Context: an optimization exercise on an open-source flow, tuned for small area. The choices shown serve that exercise and are no tape-out recipe. Function was checked by simulation only, so behaviour that the tests miss may differ from the original. The series may have gaps, and a smaller design here may also do less where the tests do not look. No run shown here takes its clock network from TritonCTS; it comes from the design's own scripts or RTL. The clock input has no modelled driver; a real chip could not lean on it and would need a root buffer or a full tree. No activity file was given, so power comes from the tool's default toggle rates.

## flow/design.v in outline (module list and top-level ports)
// module sin_quarter: 277 lines
// module ecg_table: 704 lines
// module wave_wrapper: 159 lines
// module rca: 18 lines
// module shifter: 14 lines
module wave_wrapper(
 input clk,
 input rst,
 input enable,
 input [2:0] wave_in_wrapper,
 input [2:0] amp_wrapper,
 input [1:0] dc_wrapper,
 input [1:0] sel_f_wrapper,
 input [1:0] noise_sel,
 input [2:0] noise_amp,
 output [23:0] wave_out
);
  // ...
==> flow/flow/run.sh <==
#!/bin/bash
# Layout flow: the standard ORFS flow (standard.sh) with these changes,
# made in copies of the ORFS scripts:
#  - synthesis uses flow/abc_area.script as its ABC script (ABC's &deepsyn
#    and area-oriented mapping of the logic between the registers; the
#    registers are the standard synthesis's, untouched).  &deepsyn is
#    randomised: synthesis runs once per seed (NSYN seeds, in parallel, each
#    in its own work folder syn_<seed>/) and the smallest netlist is kept;
#  - port buffers use the smallest buffer cell;
#  - the repairs of max slew and capacitance aim at the limits themselves
#    (no margin) up to clock tree synthesis, and 15% below them after
#    global routing, whose parasitics are closer to the final ones;
#  - the clock tree is built by flow/clock_tree.tcl (four clock buffers,
#    each driving one quarter of the flip-flops) in place of TritonCTS; the
#    rest of the CTS step (timing repair, legalisation) is ORFS's.
# Each make's output goes to a log in this folder (synth_<seed>.log,
# flow_make.log); each ORFS step logs to <work folder>/logs/.
set -euo pipefail
here=$(pwd)
NSYN=4
prep_scripts() {
  rm -rf "$1"
  cp -r "$FLOW_HOME/scripts" "$1"
  sed "s/@SEED@/$2/" "$here/flow/abc_area.script" > "$1/abc_area.script"
  cp "$here/flow/clock_tree.tcl" "$1/clock_tree.tcl"
  grep -q 'log_cmd clock_tree_synthesis {\*}$cts_args' "$1/cts.tcl"
  sed -i 's|log_cmd clock_tree_synthesis {\*}$cts_args|source $::env(SCRIPTS_DIR)/clock_tree.tcl|' "$1/cts.tcl"
}
pids=()
for s in $(seq 1 $NSYN); do
  prep_scripts "$here/scripts_$s" "$s"
  bash standard.sh WORK_HOME="$here/syn_$s" SCRIPTS_DIR="$here/scripts_$s" synth \
    > "$here/synth_$s.log" 2>&1 &
  pids+=($!)
done
for p in "${pids[@]}"; do wait "$p" || true; done
best=""; best_area=""
for s in $(seq 1 $NSYN); do
  rpt="$here/syn_$s/reports/$FLOW_PLATFORM/wave_wrapper/base/synth_stat.txt"
  [[ -f "$here/syn_$s/results/$FLOW_PLATFORM/wave_wrapper/base/1_synth.odb" && -f "$rpt" ]] || continue
  a=$(sed -n "s/.*Chip area for module.*: \([0-9.]*\).*/\1/p" "$rpt" | tail -1)
  echo "seed $s: synthesis area $a" | tee -a "$here/synth_choice.log"
  if [[ -z "$best" ]] || awk -v a="$a" -v b="$best_area" 'BEGIN{exit !(a < b)}'; then
    best=$s; best_area=$a
  fi
done
[[ -n "$best" ]]
echo "kept seed $best ($best_area)" | tee -a "$here/synth_choice.log"
mkdir -p "$here/orfs"
cp -a "$here/syn_$best/." "$here/orfs/"
bash standard.sh SCRIPTS_DIR="$here/scripts_$best" \
  "BUFFER_PORTS_ARGS=-buffer_cell sky130_fd_sc_hd__buf_1" \
  CAP_MARGIN=0 SLEW_MARGIN=0 cts > "$here/flow_make.log" 2>&1
bash standard.sh SCRIPTS_DIR="$here/scripts_$best" \
  "BUFFER_PORTS_ARGS=-buffer_cell sky130_fd_sc_hd__buf_1" \
  CAP_MARGIN=15 SLEW_MARGIN=15 finish >> "$here/flow_make.log" 2>&1
==> flow/flow/abc_area.script <==
strash
&get -n
&deepsyn -T 200 -S @SEED@
&dch
&nf -p -R 1000 -F 8 -C 32
&put
topo
==> flow/flow/clock_tree.tcl <==
set ctb_leaf_cell sky130_fd_sc_hd__clkbuf_16
set ctb_root_cell sky130_fd_sc_hd__clkbuf_8
if {![info exists ctb_nx]} { set ctb_nx 2 }
if {![info exists ctb_ny]} { set ctb_ny 2 }
if {![info exists ctb_nroot]} { set ctb_nroot 2 }
set ctb_block [ord::get_db_block]
set ctb_dbu [$ctb_block getDbUnitsPerMicron]

# the clock net: the net on the flip-flops' clock pins, driven by a port
set ctb_net ""
foreach inst [$ctb_block getInsts] {
  set it [$inst findITerm CLK]
  if {$it ne "NULL" && $it ne ""} {
    set n [$it getNet]
    if {$n ne "NULL" && [llength [$n getBTerms]] > 0} { set ctb_net $n; break }
  }
}
if {$ctb_net eq ""} { error "clock_tree: no clock net found" }
set ctb_clk [$ctb_net getName]

set ctb_sinks {}
foreach it [$ctb_net getITerms] {
  set inst [$it getInst]
  set bb [$inst getBBox]
  lappend ctb_sinks [list [expr {([$bb xMin] + [$bb xMax]) / 2}] \
    [expr {([$bb yMin] + [$bb yMax]) / 2}] \
    "[$inst getName]/[[$it getMTerm] getName]"]
}
puts "clock_tree: [llength $ctb_sinks] sinks on $ctb_clk"

# split a list of {x y ...} into k parts of equal size, sorted by index idx
proc ctb_split {items k idx} {
  set s [lsort -integer -index $idx $items]
  set n [llength $s]
  set parts {}
  for {set i 0} {$i < $k} {incr i} {
    lappend parts [lrange $s [expr {$i * $n / $k}] [expr {($i + 1) * $n / $k - 1}]]
  }
  return $parts
}
proc ctb_centre {items dbu} {
  set sx 0; set sy 0
  foreach s $items { set sx [expr {$sx + [lindex $s 0]}]; set sy [expr {$sy + [lindex $s 1]}] }
  return [list [expr {double($sx) / [llength $items] / $dbu}] [expr {double($sy) / [llength $items] / $dbu}]]
}

set ctb_groups {}
foreach col [ctb_split $ctb_sinks $ctb_nx 0] {
  foreach grp [ctb_split $col $ctb_ny 1] { if {[llength $grp] > 0} { lappend ctb_groups $grp } }
}
set ctb_leaves {}
set ctb_i 0
foreach grp $ctb_groups {
  set pins {}
  foreach s $grp { lappend pins [sta::find_pin [lindex $s 2]] }
  set pins [lsearch -all -inline -not -exact $pins NULL]
  if {[llength $pins] != [llength $grp]} {
    error "clock_tree: found [llength $pins] of [llength $grp] clock pins"
  }
  set c [ctb_centre $grp $ctb_dbu]
  puts "clock_tree: leaf $ctb_i drives [llength $grp] sinks at $c"
  insert_buffer -buffer_cell $ctb_leaf_cell -net $ctb_clk -load_pins $pins \
    -location $c -buffer_name ctb_leaf_$ctb_i -net_name ctb_leafnet_$ctb_i
  set li [$ctb_block findInst ctb_leaf_$ctb_i]
  if {$li eq "NULL"} {
    foreach inst [$ctb_block getInsts] {
      if {[string match ctb_leaf_${ctb_i}* [$inst getName]]} { set li $inst }
    }
  }
  set x [expr {round([lindex $c 0] * $ctb_dbu)}]
  set y [expr {round([lindex $c 1] * $ctb_dbu)}]
  lappend ctb_leaves [list $x $y "[$li getName]/A"]
  incr ctb_i
}
if {[llength $ctb_leaves] > 4} {
  set ctb_j 0
  foreach part [ctb_split $ctb_leaves $ctb_nroot 0] {
    set pins {}
    foreach s $part { lappend pins [sta::find_pin [lindex $s 2]] }
    set c [ctb_centre $part $ctb_dbu]
    puts "clock_tree: root $ctb_j drives [llength $part] leaf buffers at $c"
    insert_buffer -buffer_cell $ctb_root_cell -net $ctb_clk -load_pins $pins \
      -location $c -buffer_name ctb_root_$ctb_j -net_name ctb_rootnet_$ctb_j
    incr ctb_j
  }
}
foreach n [$ctb_block getNets] {
  if {[string match ctb_* [$n getName]] || [$n getName] eq $ctb_clk} { $n setSigType CLOCK }
}
set ctb_left [llength [$ctb_net getITerms]]
puts "clock_tree: the clock port now drives $ctb_left cell pins"
if {$ctb_left > 4} { error "clock_tree: the clock port still drives $ctb_left pins" }
==> flow/standard.sh <==
#!/bin/bash
# synth_recipe.tcl (not shown) runs the flow's synth.tcl, then flattens the netlist and writes it again
# the make line also repeats each setting of config.mk as NAME=value (left out here)
make -C /OpenROAD-flow-scripts/flow DESIGN_CONFIG=/design/flow/config.mk WORK_HOME=/design/flow/orfs CLKGATE_MAP_FILE= SYNTH_SCRIPT=/design/flow/synth_recipe.tcl "${@:-finish}"
==> flow/config.mk <==
export PLATFORM = sky130hd
export DESIGN_NAME = wave_wrapper
export DESIGN_NICKNAME = wave_wrapper
export VERILOG_FILES = /design/flow/design.v
export SDC_FILE = /design/flow/constraint.sdc
export NUM_CORES = 8
export LEC_CHECK = 0
export ABC_AREA = 1
export CAP_MARGIN = 20
export CORE_MARGIN = 2
export CORE_UTILIZATION = 65
export GPL_TIMING_DRIVEN = 0
export SLEW_MARGIN = 20
==> flow/constraint.sdc <==
create_clock -name core_clock -period 10.0 [get_ports {clk}]
set_input_delay 2.0000 -clock core_clock [delete_from_list [all_inputs] [get_ports {clk}]]
set_output_delay 2.0000 -clock core_clock [all_outputs]
set_load 0.01 [all_outputs]
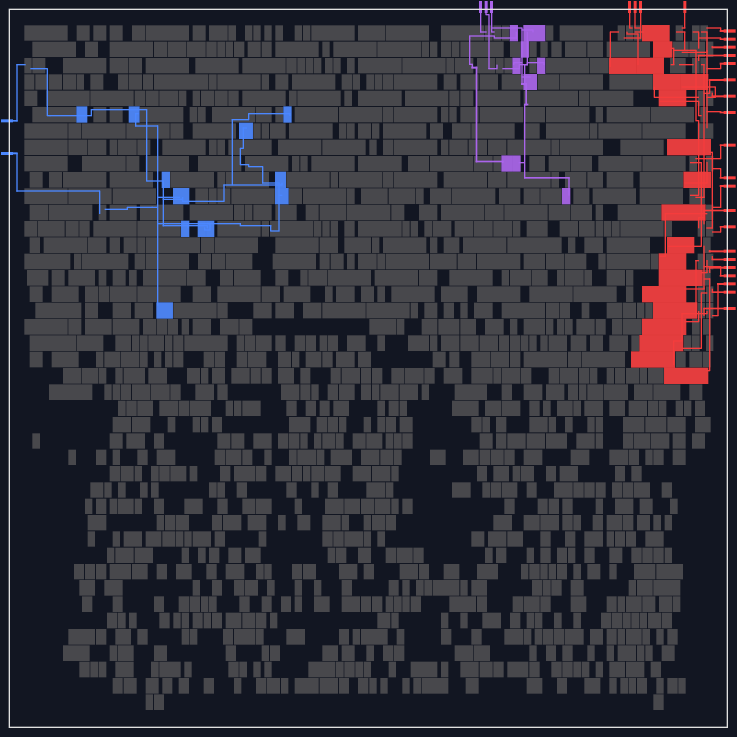
(run_1/io_fan.png)
Scale: 6 px per um.
| colour | port | bits | direction | edge | end cells | buffers | wire |
|---|---|---|---|---|---|---|---|
| red | wave_out | 24 | output | 20 east, 4 north | 19 | 29 | 364 um |
| blue | sel_f_wrapper | 2 | input | west | 12 | 2 | 237 um |
| purple | noise_amp | 3 | input | north | 9 | 3 | 121 um |
count of buffers inserted at the top-level ports: 41
Ports: 42

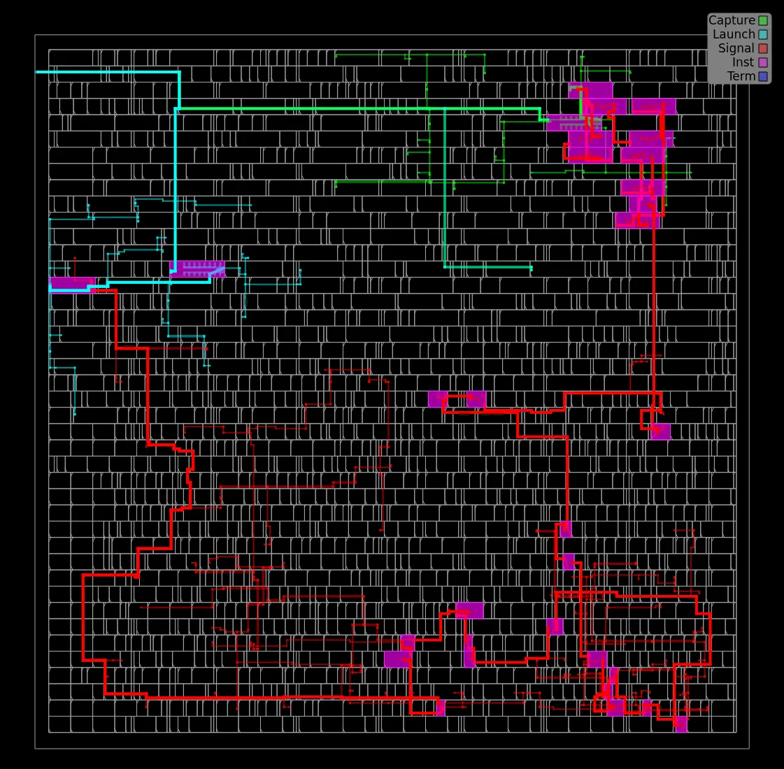
(run_1/worst_path.png)
post-layout instance count excluding filler cells: 1,327
post-route worst setup slack: 0.395 ns
fin util: 70.2%
Tmin final: 9.60 ns

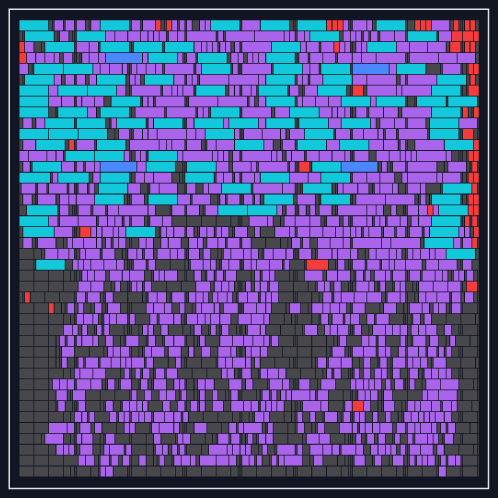
(run_1/placement_by_type.png)
Scale: 4 px per um. Fill, decap, tap and diode cells in grey.
| colour | class | cells | share of their area |
|---|---|---|---|
| red | other buffers and delay cells | 52 | 2.7% |
| purple | combinational and other logic | 988 | 72% |
| cyan | flops | 107 | 24% |
| blue | clock drivers | 4 | 1.1% |

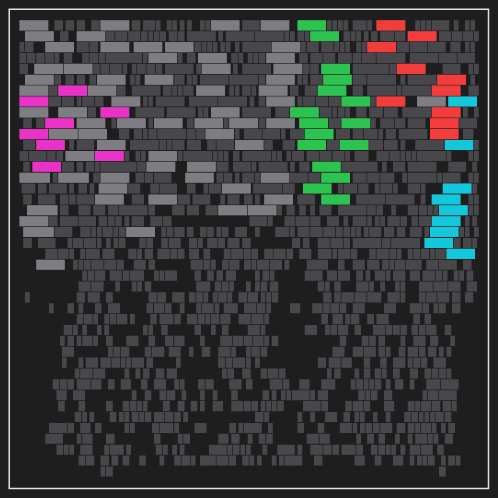
(run_1/flops_by_reg.png)
Scale: 4 px per um. Other sequential cells in the stronger grey, the rest of the logic in the fainter grey.
| colour | signal | flops |
|---|---|---|
| green | lfsr | 16 |
| red | hp_r | 10 |
| magenta | dcnt | 8 |
| cyan | lo_r | 9 |

==> metrics.csv, run 1 <==
metric;value;unit
dr_wl_met3;4610;um
multiInputCombCellCount;925;
power.internal;0.549;mW
p_sw;0.178;mW
rrSetupSlack;0.40;ns
drc_errors;0;
finalWeightedCongestion;1.11;
tightest_slew;1.27;ns
netlist_top_cells_count;149 x nand2_1, 107 x dfxtp_1, 99 x nor2_1, 87 x o21ai_0, 81 x a21oi_1;
grt_max_degree;48;
clockNetworkPower;0.180;mW
power_sequential;0.453;mW
required_time_worst_endpoint;10.04;ns
yosys_warnings;1;
grt.total_usage;44.2;%
power.share.clock;24.7;%
timing_max_transition_violations_final;0;
floorplan.die.width;119;um
drive_gt1_share;2.35;%
final_hold_violations;0;
critPathSlowestCell;dfxtp_2;
cell_repeated_most_along_the_worst_path;fa_1;
die-area;0.0143;sq mm
synth_area_leaders;dfxtp_1 25%, fa_1 9.0%, nand2_1 6.5%, ha_1 5.5%, o21ai_0 5.0%;
routed_wire_length_per_instance;24.7;um
holdPathStages;0;
cpLargestDelayFamily;adder cells;
drtAntennaViolNets;0;
m1WireLength;11800;um
power_density;78.8;mW/mm^2
power_combinational;0.0945;mW
synth_top_area_share;24.7;%
path_max_fanout;38;
start_util;65.9;%
path_class;reg2reg;
share_seq_of_total_power;62.3;%
synth.cell_area;0.00866;sq mm
multi_input_comb_area;0.00627;sq mm
rr_worst_depth;27;
syn_to_final_growth;6.51;%
grt_pass1_vias;9601;
fraction_of_standard_cell_area_in_multi_input_logic;68.0;%
synthMostInstantiatedCell;nand2_1;
numPlacedInstances;1319;
totalPowerFinal;0.727;mW
post_cts_resized;2;
clock_latency;0.16;ns
well_tap_count;176;
inverters;63;
core-area;0.0131;sq mm
setup-violations-final;0;
p_leak;3.30;nW
synth.mux.area_fraction;0;%
finalSetupTns;0;ns
postSynthRegisterBits;107;
synth-main-ff-cell;dfxtp_1;
post_synth_xor_area_fraction;2.83;%
grt_antenna_before_repair;0;
synth-async-reset-ratio;0;%
route.detailed.vias_per_inst;7.75;
seq_area_frac_synth;24.7;%
detailedRoute.firstPassIterationCount;12;
area_of_all_placed_cells_without_fillers;0.00923;sq mm
layout_worst_path_cycle_share;96.0;%
postPlaceCellArea;0.00908;sq mm
hold_buffers;0;
largest_family_of_logic_cells_by_synthesized_area;compound AO/OA/AOI/OAI gates;
critical_path.n_buffers_inverters;3;
worst_setup_hold_path_clk_slew;0.10;ns
run_status;complete, no violations;
synth.largest_area_cell;dfxtp_1;
regArea;0.00215;sq mm
crit_cells;27;
synth_compound_gate_area_share;31.6;%
mapped_nets;1195;
globalRouteOverflowTotal;0;
grt_util_met3;13.2;%
met1_usage;56.1;%
hp_class;reg2reg;
fillerInstances;1043;
timing.critical_path.arrival;9.65;ns
fin_nets;1248;
synth.lib_cells_used.distinct;63;
hold_ws;0.366;ns
worst_setup_path_end_kind;flop;
power.ir.vdd_worst;0.0000993;V
post-place-ws;-0.690;ns
fin_skew;0.00919;ns
syn-instance-count;1100;
via_count;10279;
die_height;119;um
synth_edf_count;0;
yosys.area_share.simple;23.1;%
maxClockFrequency;104;MHz
slew_headroom;15.0;%
dp.final_hpwl;22900;um
nFlopsAndLatches;107;
[run 1: placed cells by master, fill, tap and decap left out, types with 5 or more instances in the layout]
| cell type | n |
|---|---|
| a211oi_1 | 13 |
| a21o_1 | 5 |
| a21oi_1 | 81 |
| a221o_1 | 7 |
| a221oi_1 | 30 |
| a222oi_1 | 19 |
| a22o_1 | 9 |
| a22oi_1 | 15 |
| a31oi_1 | 12 |
| a32oi_1 | 5 |
| a41oi_1 | 8 |
| and2_0 | 25 |
| buf_1 | 40 |
| buf_4 | 9 |
| clkinv_1 | 61 |
| dfxtp_1 | 103 |
| fa_1 | 39 |
| ha_1 | 38 |
| nand2_1 | 149 |
| nand2b_1 | 22 |
| nand3_1 | 27 |
| nand4_1 | 11 |
| nor2_1 | 99 |
| nor2b_1 | 22 |
| nor3_1 | 32 |
| nor4_1 | 7 |
| o2111ai_1 | 10 |
| o211ai_1 | 13 |
| o21ai_0 | 85 |
| o221ai_1 | 15 |
| o22a_1 | 8 |
| o22ai_1 | 11 |
| o311ai_0 | 6 |
| o31ai_1 | 5 |
| xnor2_1 | 20 |
| xor2_1 | 8 |
==> run 2: changes to the inputs <==
--- a/flow/config.mk
+++ b/flow/config.mk
@@ -9,5 +9,5 @@
 export CAP_MARGIN = 20
 export CORE_MARGIN = 2
-export CORE_UTILIZATION = 65
+export CORE_UTILIZATION = 60
 export GPL_TIMING_DRIVEN = 0
 export SLEW_MARGIN = 20
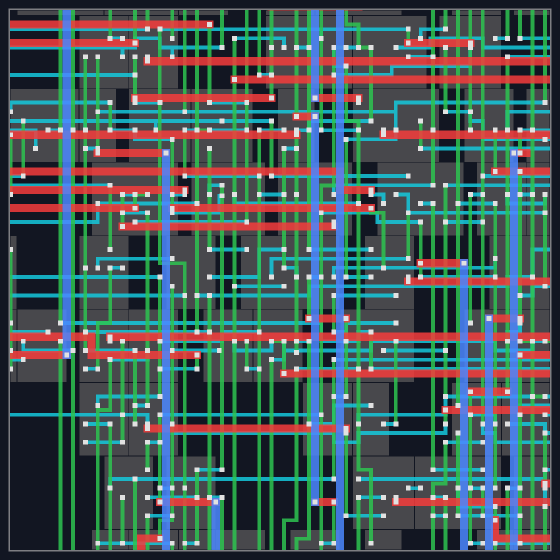
(run_2/detail.png)
Region (83, 21) to (103, 41) um. Cells in grey, sequential cells in the stronger grey; small squares are vias.
| colour | layer |
|---|---|
| red | metal 3 |
| cyan | metal 1 |
| blue | metal 4 |
| green | metal 2 |
sequential cells in the window: 0
cells with their middle in the window: 40
most frequent: a21oi_1 (11), o21ai_0 (6), nor3_1 (3)

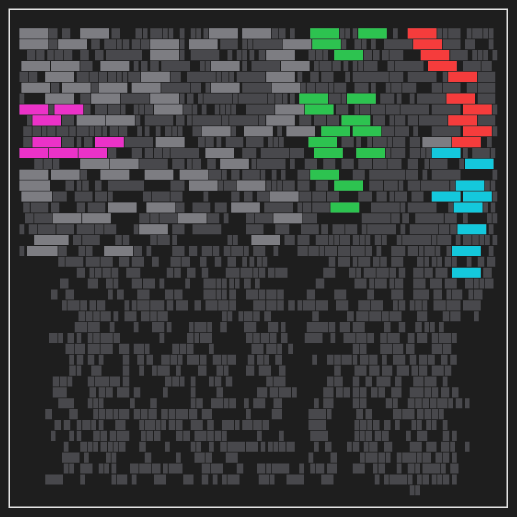
(run_2/flops_by_reg.png)
Scale: 4 px per um. Other sequential cells in the stronger grey, the rest of the logic in the fainter grey.
| colour | signal | flops |
|---|---|---|
| red | hp_r | 10 |
| cyan | lo_r | 9 |
| magenta | dcnt | 8 |
| green | lfsr | 16 |

==> metrics.csv, run 2 <==
metric;value;unit
setup-violations-final;0;
share_seq_of_total_power;62.5;%
clock_latency;0.17;ns
grt_antenna_before_repair;1;
largest_family_of_logic_cells_by_synthesized_area;compound AO/OA/AOI/OAI gates;
synth_edf_count;0;
route.detailed.vias_per_inst;7.50;
fin_skew;0.00869;ns
postSynthRegisterBits;107;
yosys_warnings;1;
power.internal;0.548;mW
post-place-ws;-0.517;ns
seq_area_frac_synth;24.7;%
tightest_slew;1.27;ns
worst_setup_hold_path_clk_slew;0.10;ns
finalWeightedCongestion;1.10;
critPathSlowestCell;dfxtp_2;
multi_input_comb_area;0.00628;sq mm
timing.critical_path.arrival;9.49;ns
num_io_pins;42;
syn_to_final_growth;6.27;%
synth_area_leaders;dfxtp_1 25%, fa_1 9.0%, nand2_1 6.5%, ha_1 5.5%, o21ai_0 5.0%;
crit_cells;26;
synth_top_area_share;24.7;%
cell_repeated_most_along_the_worst_path;fa_1;
globalRouteOverflowTotal;0;
hp_class;reg2reg;
p_leak;3.28;nW
fillerInstances;1199;
die-area;0.0154;sq mm
rr_worst_depth;26;
dp.final_hpwl;22300;um
buffer_ports.inserted;41;
final_hold_violations;0;
required_time_worst_endpoint;10.05;ns
dr_wl_met3;4210;um
totalPowerFinal;0.722;mW
fin_nets;1243;
via_count;9946;
area_of_all_placed_cells_without_fillers;0.00921;sq mm
slew_headroom;14.9;%
path_max_fanout;28;
drtAntennaViolNets;0;
synth-async-reset-ratio;0;%
syn-instance-count;1100;
synth.cell_area;0.00866;sq mm
detailedRoute.firstPassIterationCount;14;
floorplan.die.width;124;um
drc_errors;0;
cpLargestDelayFamily;adder cells;
grt.total_usage;39.9;%
worst_setup_path_end_kind;flop;
post_layout_nonfiller_instances;1327;
regArea;0.00215;sq mm
grt_pass1_vias;9111;
timing.critical_path.from_type;flop;
path_class;reg2reg;
synth.largest_area_cell;dfxtp_1;
routed_wire_length_per_instance;23.3;um
synth_compound_gate_area_share;31.6;%
layout_worst_path_cycle_share;94.4;%
run_status;complete, no violations;
die_height;124;um
yosys.area_share.simple;23.1;%
m1WireLength;11500;um
timing_max_transition_violations_final;0;
core-area;0.0140;sq mm
maxClockFrequency;106;MHz
p_sw;0.174;mW
drive_gt1_share;2.09;%
holdPathStages;0;
power.ir.vdd_worst;0.000107;V
power_density;78.4;mW/mm^2
netlist_top_cells_count;149 x nand2_1, 107 x dfxtp_1, 99 x nor2_1, 87 x o21ai_0, 81 x a21oi_1;
met1_usage;53.2;%
rrSetupSlack;0.56;ns
synth.mux.area_fraction;0;%
numPlacedInstances;1322;
final_common_cell;nand2_1;
postPlaceCellArea;0.00908;sq mm
synth-main-ff-cell;dfxtp_1;
post_synth_xor_area_fraction;2.83;%
fin_ws;0.562;ns
grt_util_met3;10.6;%
mapped_nets;1195;
start_util;61.9;%
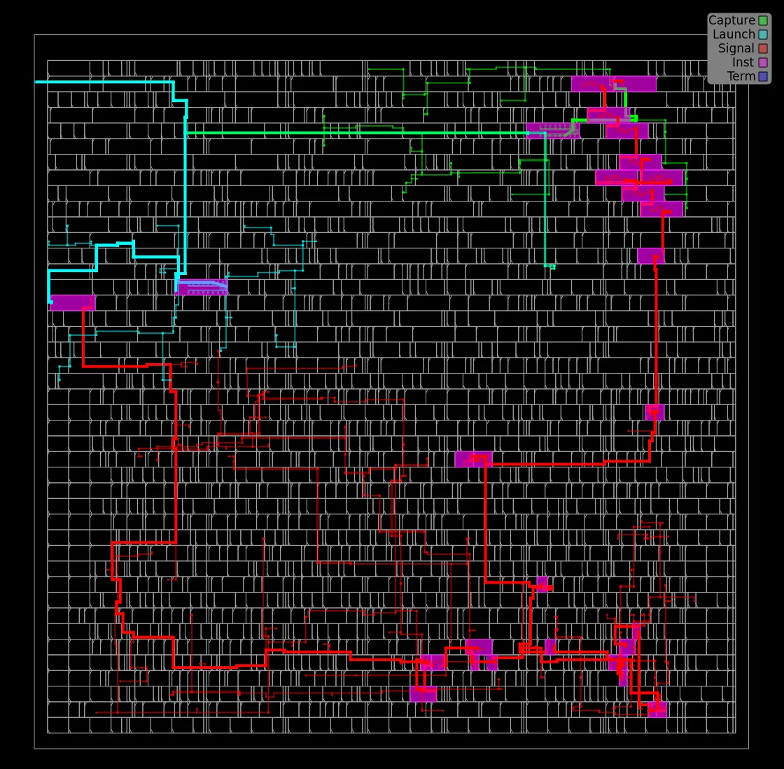
(run_2/worst_path.png)
Tmin final: 9.44 ns
accumulated negative setup slack: 0 ns

[run 2: layout make-up, clock buffers not listed]
type,count,share of cell area (%)
multi-input cells,925,68.2
flip-flops and latches,107,23.4
inverters,63,2.60
well taps,180,2.45
repair buffers,42,1.85
plain buffers,5,0.408
diodes,1,0.0272
[run 2: logic make-up (layout without fill, tap and decap cells)]
group	after synthesis	in the layout
other	0	1
DFF	107	107
AOI/OAI and AO/OA	395	395
xor gates and xnor gates	28	28
and+or+nand+nor	425	425
buffers and inverters	68	114
adders and majority gates	77	77
[run 2: power groups by stage]
stage          Sequential (mW)  Clock [mW]  Combinational (mW)
3_3_place_gp             0.460           0              0.0836
4_1_cts                  0.461       0.137              0.0889
5_1_grt                  0.453       0.195               0.102
2_1_floorplan            0.461           0              0.0574
6_report                 0.451       0.180              0.0906
3_5_place_dp             0.461           0              0.0883
[run 2: repair_timing]
item,CTS,global route
buffers inserted,0,0
endpoints found under the setup margin,6,6
gates resized for setup,3,2
hold buffers,0,0
[run 2: per-stage QoR]
stage | utilization, % | hold WS [ns]
after global routing | 65.8 | 0.368
after global placement | 64.6 | 0.338
after CTS | 65.7 | 0.337
final | 65.8 | 0.356
after floorplan | - | 0.325
after detailed placement | 64.9 | 0.337
==> run 3: changes to the inputs <==
--- a/flow/design.v
+++ b/flow/design.v
@@ -995,5 +995,5 @@
  reg        clk_en;
  reg  [7:0] dlast;
- always @(*) begin
+ always_comb begin
   case (sel_f_wrapper)
    2'b00: dlast = 8'h32;
@@ -1026,5 +1026,5 @@
  reg level;
  reg below;
- always @(*) begin
+ always_comb begin
   case (dc_wrapper)
    2'b00: below = (anow == 3'd0);
@@ -1037,5 +1037,5 @@
  reg [11:0] step_up;
  reg [15:0] step_dn_neg;
- always @(*) begin
+ always_comb begin
   case (sel_f_wrapper)
    2'b00: begin step_up = 12'd2048; step_dn_neg = 16'hFEDC; end   
@@ -1118,5 +1118,5 @@
  reg         nen;
  reg  [15:0] nlast;
- always @(*) begin
+ always_comb begin
   case (noise_sel)
    2'b00: nlast = 16'hF801;
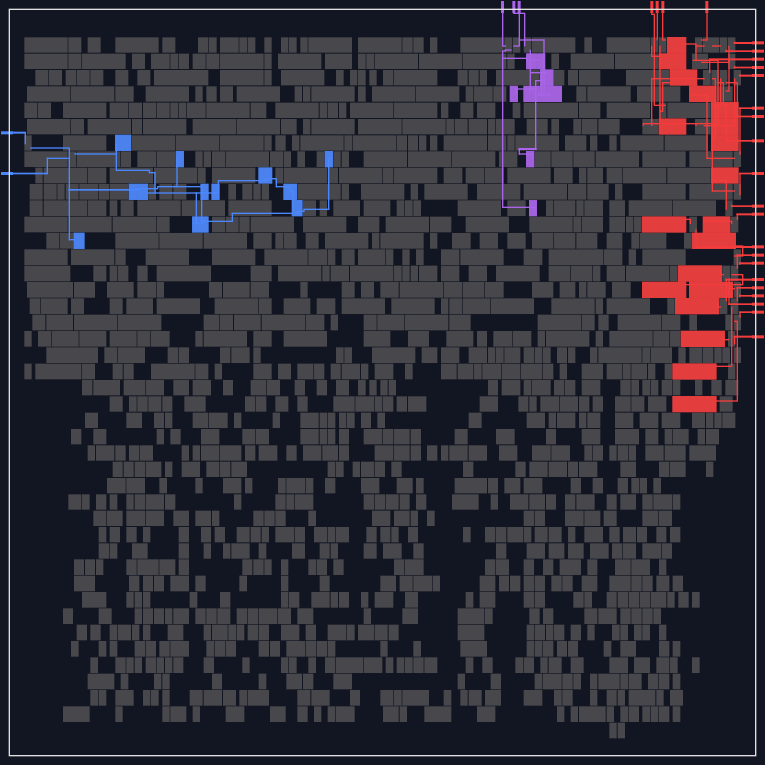
(run_3/io_fan.png)
Scale: 6 px per um.
| colour | port | bits | direction | edge | end cells | buffers | wire |
|---|---|---|---|---|---|---|---|
| red | wave_out | 24 | output | 20 east, 4 north | 19 | 29 | 367 um |
| blue | sel_f_wrapper | 2 | input | west | 12 | 2 | 165 um |
| purple | noise_amp | 3 | input | north | 9 | 3 | 112 um |

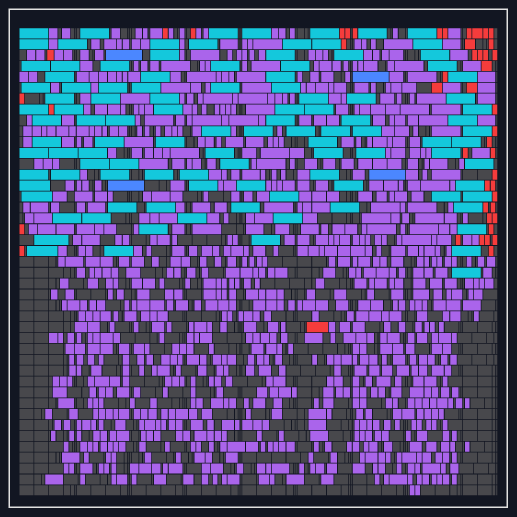
(run_3/placement_by_type.png)
Scale: 4 px per um. Fill, decap, tap and diode cells in grey.
| colour | class | cells | share of their area |
|---|---|---|---|
| cyan | flops | 107 | 24% |
| red | other buffers and delay cells | 47 | 2.3% |
| blue | clock drivers | 4 | 1.1% |
| purple | combinational and other logic | 988 | 73% |

==> metrics.csv, run 3 <==
metric;value;unit
route.detailed.vias_per_inst;7.50;
buffer_ports.inserted;41;
start_util;61.9;%
numPlacedInstances;1322;
m1WireLength;11500;um
power.internal;0.548;mW
holdPathStages;0;
hp_class;reg2reg;
netlist_top_cells_count;149 x nand2_1, 107 x dfxtp_1, 99 x nor2_1, 87 x o21ai_0, 81 x a21oi_1;
post-route-min-period;9.44;ns
mapped_nets;1195;
post_layout_nonfiller_instances;1327;
setup-violations-final;0;
maxClockFrequency;106;MHz
hold_buffers;0;
synth_edf_count;0;
power.share.clock;24.9;%
final_common_cell;nand2_1;
rr_worst_depth;26;
power.ir.vdd_worst;0.000107;V
finalCoreUtilization;65.8;%
fraction_of_standard_cell_area_in_multi_input_logic;68.2;%
seq-cell-share;23.4;%
synth.largest_area_cell;dfxtp_1;
inverters;63;
path_class;reg2reg;
dr_wl_met3;4210;um
grt_max_degree;48;
timing_max_transition_violations_final;0;
synth_compound_gate_area_share;31.6;%
drtAntennaViolNets;0;
syn-instance-count;1100;
drive_gt1_share;2.09;%
fillerInstances;1199;
met1_usage;53.2;%
share_seq_of_total_power;62.5;%
timing.critical_path.arrival;9.49;ns
rrSetupSlack;0.56;ns
post_synth_xor_area_fraction;2.83;%
timing.critical_path.from_type;flop;
worst_setup_path_end_kind;flop;
postPlaceCellArea;0.00908;sq mm
post-place-ws;-0.517;ns
synth.lib_cells_used.distinct;63;
synth-async-reset-ratio;0;%
dp.final_hpwl;22300;um
synth-main-ff-cell;dfxtp_1;
detailedRoute.firstPassIterationCount;14;
area_of_all_placed_cells_without_fillers;0.00921;sq mm
synthMostInstantiatedCell;nand2_1;
synth_top_area_share;24.7;%
regArea;0.00215;sq mm
finalSetupTns;0;ns
syn_to_final_growth;6.27;%
globalRouteOverflowTotal;0;
fin_nets;1243;
run_status;complete, no violations;
yosys.area_share.simple;23.1;%
core-area;0.0140;sq mm
largest_cell_class;multi-input combinational cells;
well_tap_count;180;
final_hold_violations;0;
clock_latency;0.17;ns
tightest_slew;1.27;ns
routed_wire_length_per_instance;23.3;um
floorplan.die.width;124;um
grt.total_usage;39.9;%
synth_area_leaders;dfxtp_1 25%, fa_1 9.0%, nand2_1 6.5%, ha_1 5.5%, o21ai_0 5.0%;
p_sw;0.174;mW
slew_headroom;14.9;%
hold_ws;0.356;ns
postSynthRegisterBits;107;
num_io_pins;42;
drc_errors;0;
-- run 3: cell counts after synthesis --
No cell type changed its count.
-- run 3: repair_timing --
item	in CTS	in global routing
pin swaps	0	0
setup endpoints to repair	6	6
cloned	0	0
hold endpoints to repair	0	0
resized for setup	3	2
-- run 3: worst max-delay path: stages, from the launching register on --
cell	delay, ns
dfxtp_2	0.76
clkinv_2	0.50
ha_1	0.58
nor2b_1	0.36
ha_1	0.41
nand2_1	0.05
o21ai_1	0.51
clkinv_2	0.46
nor2_1	0.35
nand2_1	0.17
o21a_1	0.15
nor2_1	0.11
a211o_1	0.13
a21oi_1	0.07
o21ai_0	0.32
o311ai_0	0.22
xnor2_1	0.46
o221ai_1	0.27
ha_1	0.27
fa_1	0.38
fa_1	0.39
fa_1	0.40
fa_1	0.39
fa_1	0.39
fa_1	0.39
fa_1	0.39
fa_1	0.42
-- run 3: power by group through the flow --
stage	clock network [mW]	logic, mW	registers, mW
5_1_grt	0.195	0.102	0.453
3_3_place_gp	0	0.0836	0.460
3_5_place_dp	0	0.0883	0.461
4_1_cts	0.137	0.0889	0.461
6_report	0.180	0.0906	0.451
2_1_floorplan	0	0.0574	0.461

static timing again, ports no longer ideal:
The flow's constraints put no driver on any port. The routed layouts listed below were extracted and timed again, unchanged, in two steps.
Step 1 assumes that a clkbuf_16 drives the clock port and a buf_2 every other input.
Step 2 moves the port delays by t, midway between the first and last clock arrival at a register: inputs arrive t later, outputs are due t later. That takes back most of the time a late clock gives input paths.
Three values: no drivers, after step 1, after step 2; two values: the first two.
| run | t, ns | setup slack, ns | worst register clock-pin slew, ns |
|---|---|---|---|
| run 1 | 0.240 | 0.395 / 0.395 / 0.395 | 0.10 / 0.10 |
| run 2 | 0.239 | 0.562 / 0.562 / 0.562 | 0.10 / 0.10 |
| run 3 | 0.239 | 0.562 / 0.562 / 0.562 | 0.10 / 0.10 |
After both steps setup and hold are still met in every run listed.
